This design comes from an exercise in tuning for small area, a short achievable clock period and few clock cycles per item on the open sky130 flow, not from production work. Function was checked by simulation only, so behaviour that the tests miss may differ from the original. Power figures rest on the tool's default switching activity, not on a simulated workload.

<file path="design/flow/run.sh">
#!/bin/bash
# synth_recipe.tcl (not shown) runs the flow's synth.tcl, then flattens the netlist and writes it again
# the make line also repeats each setting of config.mk as NAME=value (left out here)
make -C /OpenROAD-flow-scripts/flow DESIGN_CONFIG=/design/flow/config.mk WORK_HOME=/design/flow/orfs CLKGATE_MAP_FILE= SYNTH_SCRIPT=/design/flow/synth_recipe.tcl finish
</file>
<file path="design/flow/constraint.sdc">
create_clock -name core_clock -period 5.0 [get_ports {clk_i}]
set_input_delay 1.0000 -clock core_clock [delete_from_list [all_inputs] [get_ports {clk_i}]]
set_output_delay 1.0000 -clock core_clock [all_outputs]
set_load 0.01 [all_outputs]
</file>
<file path="design/flow/design.v">
`timescale 1ns / 1ps
module mul(
    input clk_i,
    input rst_i,
    input [7:0] a_bi,
    input [7:0] b_bi,
    input start_i, 
    output busy_o,
    output reg [15:0] y_bo 
);
    localparam IDLE = 1'b0;
    localparam WORK = 1'b1;
    reg [3:0] ctr;
    wire [3:0] end_step;
    wire [7:0] part_sum;
    wire [15:0] shifted_part_sum;
    reg [7:0] a, b;
    reg [15:0] part_res;
    reg state;
    reg state_next;
    assign part_sum = a & {8{b[ctr]}};
    assign shifted_part_sum = part_sum << ctr;
    assign end_step = (ctr == 3'd7);  
    assign busy_o = state;
    always @(posedge clk_i)
        if (rst_i) begin
            state <= IDLE;
        end else begin
            state <= state_next;
        end
    always @* begin
        case(state)
            IDLE: state_next = (start_i) ? WORK : IDLE; 
            WORK: state_next = (end_step) ? IDLE : WORK;
        endcase
    end
    always @(posedge clk_i)
        if (rst_i) begin
            ctr <= 0;
            part_res <= 0;
            y_bo <= 0;
        end else begin
            case (state)
                IDLE:
                    if (start_i) begin
                        a <= a_bi;
                        b <= b_bi;
                        ctr <= 0;
                        part_res <= 0;
                    end
                WORK:
                    begin
                        if (end_step) begin 
                            y_bo <= part_res + shifted_part_sum;
                        end
                        part_res <= part_res + shifted_part_sum;
                        ctr <= ctr + 1;
                    end
            endcase 
        end
endmodule
`timescale 1ns / 1ps
module sqrt(
    input clk_i,
    input rst_i,
    input [7:0] x_bi,
    input start_i, 
    output busy_o,
    output reg [7:0] y_bo 
);
    localparam IDLE = 2'b00;
    localparam WORK = 2'b01;
    localparam WORK2 = 2'b10;
    localparam WORK3 = 2'b11;
    localparam START = 6'd6;
    localparam END = 6'd0;
    reg [7:0] x;
    reg [7:0] m;
    reg [7:0] y;
    reg [7:0] b;
    wire end_step;
    reg [1:0] state;
    reg [1:0] state_next;
    assign end_step = (m == END);
    assign busy_o = (state != IDLE);
     always @(posedge clk_i)
        if (rst_i) begin
            state <= IDLE;
        end else begin
            state <= state_next;
        end
    always @* begin
        case(state)
            IDLE: state_next = (start_i) ? WORK : IDLE; 
            WORK: state_next = (end_step) ? IDLE : WORK2;
            WORK2: state_next = WORK3;
            WORK3: state_next = WORK;
        endcase
    end
    always @(posedge clk_i)
        if (rst_i) begin
           m <= 1 << START;
           y <= 0;
           y_bo <= 0;
        end else begin
            case(state)
                IDLE:
                    if (start_i) begin
                        m <= 1 << START;
                        x <= x_bi;
                        y <= 0;
                    end
                WORK:
                    begin
                        if (end_step) begin
                            y_bo <= y;
                        end
                        b <= y | m;
                    end  
                WORK2:
                    begin
                        y <= y >> 1;
                    end
                WORK3:
                    begin
                        if (x >= b) begin
                             x <= x - b;
                             y <= y | m;
                        end
                        m <= m >> 2;
                    end
            endcase 
    end
endmodule
`timescale 1ns / 1ps
module cube (
    input clk_i,
    input rst_i,
    input [7:0] x_bi,
    input start_i, 
    output busy_o,
    output reg [7:0] y_bo 
);
    localparam IDLE = 3'b000;
    localparam STATE1 = 3'b001;
    localparam STATE2 = 3'b010;
    localparam STATE3 = 3'b011;
    localparam STATE4 = 3'b100;
    localparam STATE5 = 3'b101;
    localparam STATE6 = 3'b110;
    localparam START = 6'sd6;
    localparam END = -(6'sd3);
    reg [7:0] x;
    wire [15:0] b;
    reg [5:0] s;
    reg [7:0] y;
    wire end_step;
    reg [2:0] state;
    reg [2:0] state_next;
    assign end_step = (s == END);
    assign busy_o = (state != IDLE);
    reg [7:0] mul_a; 
    reg [7:0] mul_b;
    wire [15:0] mul_out;
    reg mul_start;
    wire mul_busy;
    mul mul_t (
        .clk_i(clk_i),
        .rst_i(rst_i),
        .a_bi(mul_a), 
        .b_bi(mul_b),
        .start_i(mul_start),
        .busy_o(mul_busy),
        .y_bo(mul_out)
    );
    assign b = (mul_out + 16'd1) << s[2:0];
always @(posedge clk_i)
    if (rst_i) begin
        state <= IDLE;
    end else begin
        state <= state_next;
    end
always @* begin
    case(state) 
        IDLE: state_next = (start_i) ? STATE1 : IDLE;
        STATE1: state_next = (end_step) ? IDLE : STATE2;
        STATE2: state_next = STATE3;
        STATE3: state_next = mul_busy ? STATE3 : STATE4;
        STATE4: state_next = STATE5;
        STATE5: state_next = mul_busy ? STATE5 : STATE6;
        STATE6: state_next = STATE1;
        default: state_next = IDLE;
    endcase
end  
always @(posedge clk_i)
    if (rst_i) begin
       s <= START;
       y <= 0;
       y_bo <= 0;
       x <= x_bi;
       mul_start <= 1'b0;
    end else begin
        case(state)
            IDLE: 
                begin
                    if (start_i) begin
                        x <= x_bi;
                        s <= START;
                        y <= 0;
                    end
                end
            STATE1:
                begin
                    if (!end_step) begin
                        mul_a <= 3;
                        mul_b <= y << 1;
                        mul_start <= 1'b1;
                        y <= y << 1;
                    end else begin
                        y_bo <= y;
                    end
                end
            STATE2:
                begin
                    mul_start <= 1'b0;
                end
            STATE3:
                begin
                    if (!mul_busy) begin
                        mul_a <= mul_out[7:0];
                        mul_b <= y + 1;
                        mul_start <= 1'b1;
                    end
                end
            STATE4:
                begin
                    mul_start <= 1'b0;
                end
            STATE5:
                begin
                    if (!mul_busy) begin
                        if ({8'd0, x} >= b) begin
                            x <= x - b[7:0];
                            y <= y + 1;
                        end
                        s <= s - 3;
                    end
                end
            STATE6:
                begin
                end
        endcase 
    end
endmodule
`timescale 1ns / 1ps
module fun(
    input clk_i,
    input rst_i,
    input start_i,
    input [7:0] a_bi,
    input [7:0] b_bi,
    output busy_o,
    output reg [7:0] y_bo
);
    localparam IDLE = 3'b000;
    localparam CUBE_ON = 3'b001;
    localparam CUBE_WORK = 3'b010;
    localparam SQRT_ON = 3'b011;
    localparam SQRT_WORK = 3'b100;
    reg [2:0] state;
    reg [2:0] state_next;
    reg [7:0] a;
    reg [7:0] b;
    wire [7:0] plus_bo; 
    wire [7:0] sqrt_bo;
    wire busy;
    reg cube_start;
    wire cube_busy;
    wire [7:0] cube_bo;
    cube cub_sqrt_t(
        .clk_i(clk_i),
        .rst_i(rst_i),
        .x_bi(b),
        .start_i(cube_start),
        .busy_o(cube_busy),
        .y_bo(cube_bo)
    );
    reg sqrt_start;
    wire sqrt_busy;
    sqrt sqrt_t(
        .clk_i(clk_i),
        .rst_i(rst_i),
        .x_bi(plus_bo),
        .start_i(sqrt_start),
        .busy_o(sqrt_busy),
        .y_bo(sqrt_bo)
    );
    assign busy_o = (state != IDLE);
    assign plus_bo = a + cube_bo;
always @(posedge clk_i)
    if (rst_i) begin
        state <= IDLE;
    end else begin
        state <= state_next;
    end 
always @* begin 
    case(state)
        IDLE: state_next <= (start_i) ? CUBE_ON : IDLE;
        SQRT_WORK: state_next <= (sqrt_busy) ? SQRT_WORK : IDLE;
        SQRT_ON: state_next <= SQRT_WORK;
        CUBE_WORK: state_next <= (cube_busy) ? CUBE_WORK : SQRT_ON;
        CUBE_ON: state_next <= CUBE_WORK;
        default: state_next <= IDLE;
    endcase
end
always @(posedge clk_i)
        if (rst_i) begin
            y_bo <= 0;
            cube_start <= 1'b0;
            sqrt_start <= 1'b0;
        end else begin
            case (state)
                IDLE:
                    begin
                        if (start_i) begin
                            a <= a_bi;
                            b <= b_bi;
                            cube_start <= 1'b1;
                        end
                    end
                SQRT_WORK:
                    begin
                        sqrt_start <= 1'b0;
                        if (!sqrt_busy) begin
                            y_bo <= sqrt_bo;
                        end
                    end   
                CUBE_WORK:
                    begin
                        cube_start <= 1'b0;
                        if (!cube_busy) begin
                            sqrt_start <= 1'b1;
                        end
                    end
            endcase
        end
endmodule
</file>
<file path="design/flow/config.mk">
export PLATFORM = sky130hd
export DESIGN_NAME = fun
export DESIGN_NICKNAME = fun
export VERILOG_FILES = /design/flow/design.v
export SDC_FILE = /design/flow/constraint.sdc
export NUM_CORES = 4
export LEC_CHECK = 0
export CAP_MARGIN = 20
export CORE_MARGIN = 2
export CORE_UTILIZATION = 40
export SLEW_MARGIN = 20
</file>
The metal 3 layer:
(4 px per µm)
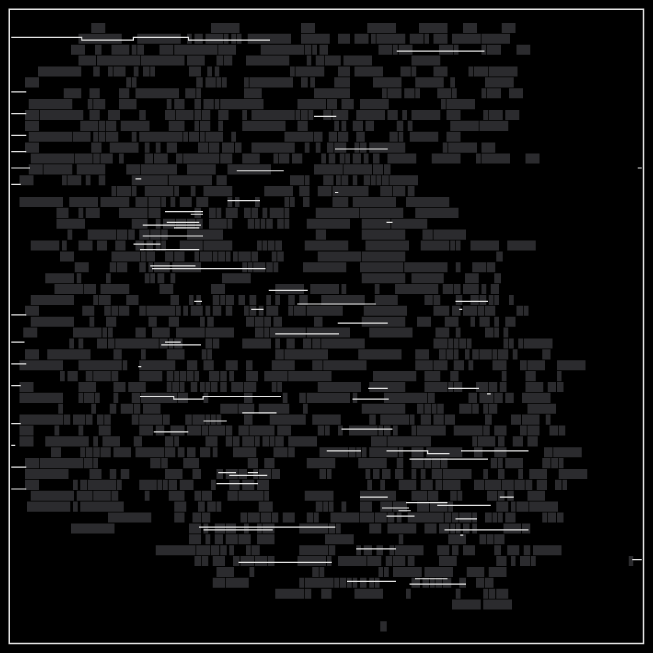
main direction: horizontal
share of all routed wire: 3.5%
GR Layer Usage met3: 2.71%
Vias: 7357

==> results.json <==
{
  "global_route_wire_length_before_repair_um": 34900,
  "numClockSinks": 166,
  "synth.ff_latch_count": 166,
  "setup.worst_path.end_class": "flip-flop",
  "detailed_place.area_um2": 9990,
  "grt_antenna_before_repair": 0,
  "place_congestion": 0.858,
  "wl_met2_um": 9410,
  "grt_util_met1_pct": 25.4,
  "critPathRequiredTime_ns": 5.33,
  "worstSetupPathType": "flip-flop to flip-flop",
  "setup_fix_buffers_added_after_clock_tree_synthesis": 0,
  "synthCells": 1043,
  "fin_setup_tns_ns": 0,
  "slew-limit-headroom_pct": 20.8,
  "highest_fanout_seen_on_the_critical_path": 11,
  "clk_pin_slew_worst_paths_ns": 0.07,
  "placement_rows": 56,
  "layout.cells.most_common": "nor2_1",
  "ys_async_sr_fraction_pct": 0,
  "critical_path.startpoint": "cub_sqrt_t.mul_t.ctr[1]",
  "wl_met3_um": 740,
  "dpl.cell_count": 1338,
  "timing.rr.start": "cub_sqrt_t.mul_t.ctr[1]",
  "drt_wl_total_um": 21000,
  "cts_buffer_depth": 2,
  "global_route.usage.total_pct": 17.6,
  "place_worst_setup_slack_ns": 0.838,
  "fin_total_pwr_w": 0.00337,
  "worst_setup_path_start_kind": "flip-flop",
  "route.top_layer_used": "met4",
  "drc_errors": 0,
  "status": "timing/DRC/antenna clean",
  "crit_family": "compound AO/OA/AOI/OAI gates",
  "max-cap-violations": 0,
  "p_sw_share_pct": 30.2,
  "antenna_violating_nets_post_route": 0,
  "h-tree-depth": 4,
  "cp.arrival_ns": 4.54,
  "fin_ws_ns": 0.790,
  "gr-total-overflow": 0,
  "worstPathBufferInverterCount": 1,
  "final-instance-count-excl-fill": 1370,
  "report.final.slew_viol_count": 0,
  "min_from": "cub_sqrt_t.mul_b[1]",
  "multiInputGateArea_um2": 5040,
  "crit_path_max_cell_delay_ns": 0.43,
  "layout.filler_cells": 2284,
  "num_io_pins": 28,
  "initial_utilization_pct": 40.6,
  "area.sequential_um2": 4030,
  "areaGrowthSynthToFinish_pct": 11.6,
  "grt_setup_unrepaired": "no",
  "wl_per_cell_um": 15.3,
  "tritoncts_clock_tree": "built",
  "met2_use_gr_pct": 26.7,
  "grt_pass1_vias": 6786,
  "gr-max-usage-layer": "met2",
  "ys_types": 78,
  "die_footprint_um2": 25000,
  "timing.clock.skew_ns": 0.00953,
  "share_seq_of_total_power_pct": 45.7,
  "critical_path.cell_chain": "buf_4, mux4_2, mux2_2, and4_1, nor3b_1, ha_1, fa_1, a21o_1, a21oi_1, o21ai_0, a21oi_1, a311oi_1, a31o_2, nor4b_1, a311o_1",
  "vias_per_cell": 5.37,
  "timing.hold.worst.class": "flip-flop to flip-flop",
  "synth.avg_cell_area_um2": 9.11,
  "dr.pass1.iters": 4,
  "leakage_nw": 4.15,
  "m1WireLength_um": 10500,
  "post_route_cells_drive_above_1_share_pct": 8.28,
  "n_antenna_cell": 0,
  "cts_inserted_buffers": 17,
  "worstMarginPinSlew_ns": 1.16,
  "power_switching_w": 0.00102,
  "share_clk_of_total_power_pct": 40.2,
  "combPwrFrac_pct": 14.1,
  "postCtsResizedCells": 0,
  "synth_edf_count": 71,
  "ctsHoldBuffers": 0,
  "design.final.nets": 1103,
  "synth.net_count": 1108,
  "post-dp-hpwl_um": 15200,
  "clkLatencyLatePin_ns": 0.44,
  "crit_path_frequent_cell": "a21oi_1",
  "synth_flop_cell": "dfxtp_1",
  "clockRootBuffer": "clkbuf_16",
  "mostFrequentLayoutCells": "116 x nor2_1, 113 x nand2_1, 95 x dfxtp_1, 85 x a21oi_1, 71 x edfxtp_1",
  "detail_route.iter0.violations": 568,
  "cp_slowest_cell": "dfxtp_1",
  "ys_seq_area_share_pct": 42.4,
  "clock.fmax_mhz": 238,
  "cellInternalPower_w": 0.00235,
  "core_area_um2": 23400,
  "period_minus_slack_ns": 4.21,
  "finalInstanceArea_um2": 10600,
  "synth-warning-count": 4,
  "irDropWorstVdd_uv": 204,
  "largest_net_degree_at_the_start_of_global_routing": 34,
  "finalCoreUtilization_pct": 45.3,
  "final-hold-violation-count": 0,
  "synth.cell_area_um2": 9510,
  "setup_violations": 0,
  "layout_worst_path_cycle_share_pct": 84.2,
  "powerDensity_nw_per_um2": 318,
  "fin_worst_hold_slack_ns": 0.421
}
Testbench counts, summed over its fixed seeds: cycles 136,000, items 1,600.
Ports around the boundary:
(2 px per µm) Pins as bars across the die edge, other pins in grey.
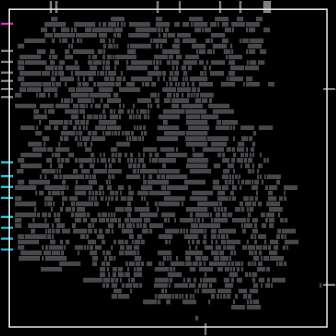
legend:
  magenta:
    port: `clk_i`
    pins: 1
    direction: input
    edge: left
  cyan:
    port: `b_bi`
    pins: 8
    direction: input
    edge: left
all pins by edge: 15 left, 10 top, 2 right, 1 bottom
Horiz. Die Dim: 158 µm
input/output buffers: 26
y dimension of the die: 158 µm

-- power groups by stage --
| stage | registers, W | logic (W) | clock network, W |
|---|---|---|---|
| 2_1_floorplan | 0.00154 | 0.000366 | 0 |
| 3_3_place_gp | 0.00157 | 0.000475 | 0 |
| 3_5_place_dp | 0.00157 | 0.000472 | 0 |
| 4_1_cts | 0.00154 | 0.000476 | 0.00138 |
| 5_1_grt | 0.00155 | 0.000532 | 0.00145 |
| 6_report | 0.00154 | 0.000475 | 0.00136 |
-- registers in the layout (all words and copies together) (netlist names), 8 cells and up --
register,flops
cub_sqrt_t.mul_a,8
cub_sqrt_t.mul_t.y_bo,16
cub_sqrt_t.y_bo,8
cub_sqrt_t.mul_t.part_res,16
cub_sqrt_t.mul_b,8
cub_sqrt_t.x,8
cub_sqrt_t.mul_t.b,8
a,8
b,8
sqrt_t.x,8
cub_sqrt_t.y,8
cub_sqrt_t.mul_t.a,8
-- layout make-up --
type,instances,area share (%)
Sequential cell,166,38.0
Tap cell,319,3.76
Multi-Input combinational cell,769,47.5
Clock buffer,17,4.01
Timing Repair Buffer,39,3.33
Clock inverter,15,1.78
Inverter,45,1.59
-- kinds of logic after synthesis --
family	synth area share, %
DFF	42.4
buffers and inverters	4.76
muxes	5.62
xor gates and xnor gates	3.78
adders and majority gates	6.37
and+or+nand+nor	19.6
other	0.0394
AOI/OAI and AO/OA	17.3
-- cell usage after synthesis, drive strengths merged, types with 8 or more instances --
cell type / n / area (µm²)
a211oi: 14 / 118
a21o: 11 / 82.6
a21oi: 85 / 425
and2: 8 / 50.1
and3: 23 / 146
buf: 22 / 130
clkbuf: 41 / 154
dfxtp: 95 / 1900
edfxtp: 71 / 2130
ha: 42 / 526
inv: 45 / 169
mux2i: 41 / 410
nand2: 113 / 424
nand3: 30 / 175
nor2: 118 / 445
nor2b: 13 / 81.3
nor3: 28 / 156
nor3b: 8 / 60.1
nor4: 8 / 56.3
o211ai: 10 / 80.1
o21a: 8 / 60.1
o21ai: 39 / 195
or2: 8 / 50.1
xnor2: 28 / 245
xor2: 13 / 114
-- path summary, 6_finish.rpt --
check,endpoint,slack (ns),cells after the start
worst max-delay path,cub_sqrt_t.mul_t.y_bo[14],0.79,15
worst min-delay path,cub_sqrt_t.mul_t.b[1],0.42,0
worst max register to register,cub_sqrt_t.mul_t.y_bo[14],0.79,15
worst min register to register,cub_sqrt_t.mul_t.b[1],0.42,0

-- port drivers added, routing unchanged --
How much do the figures lean on ideal ports? The routed layout below was timed once more, with nothing changed but the port constraints. Step 1 sets driving cells, clkbuf_16 on the clock port and buf_2 on the other inputs (assumed; they add their load-dependent delay and slew). Step 2 adds t to the input delays and takes it off the output delays; t is the mean of the earliest and latest rising clock arrival at the registers after step 1. Input paths then give back, and output paths get back, about the clock's delay inside the block. Slacks: ideal ports / drivers / drivers and shift; pairs: ideal ports / drivers.
t (ns): 0.479
slack for setup (ns): 0.790 / 0.790 / 0.790
latest minus earliest clock arrival (ns): 0.010 / 0.010
cell pins on the clock port's net: 1
After both steps this run still meets setup and hold. For this run, drivers alone change the setup slack by 0.000 ns; drivers and shift together by 0.000 ns.
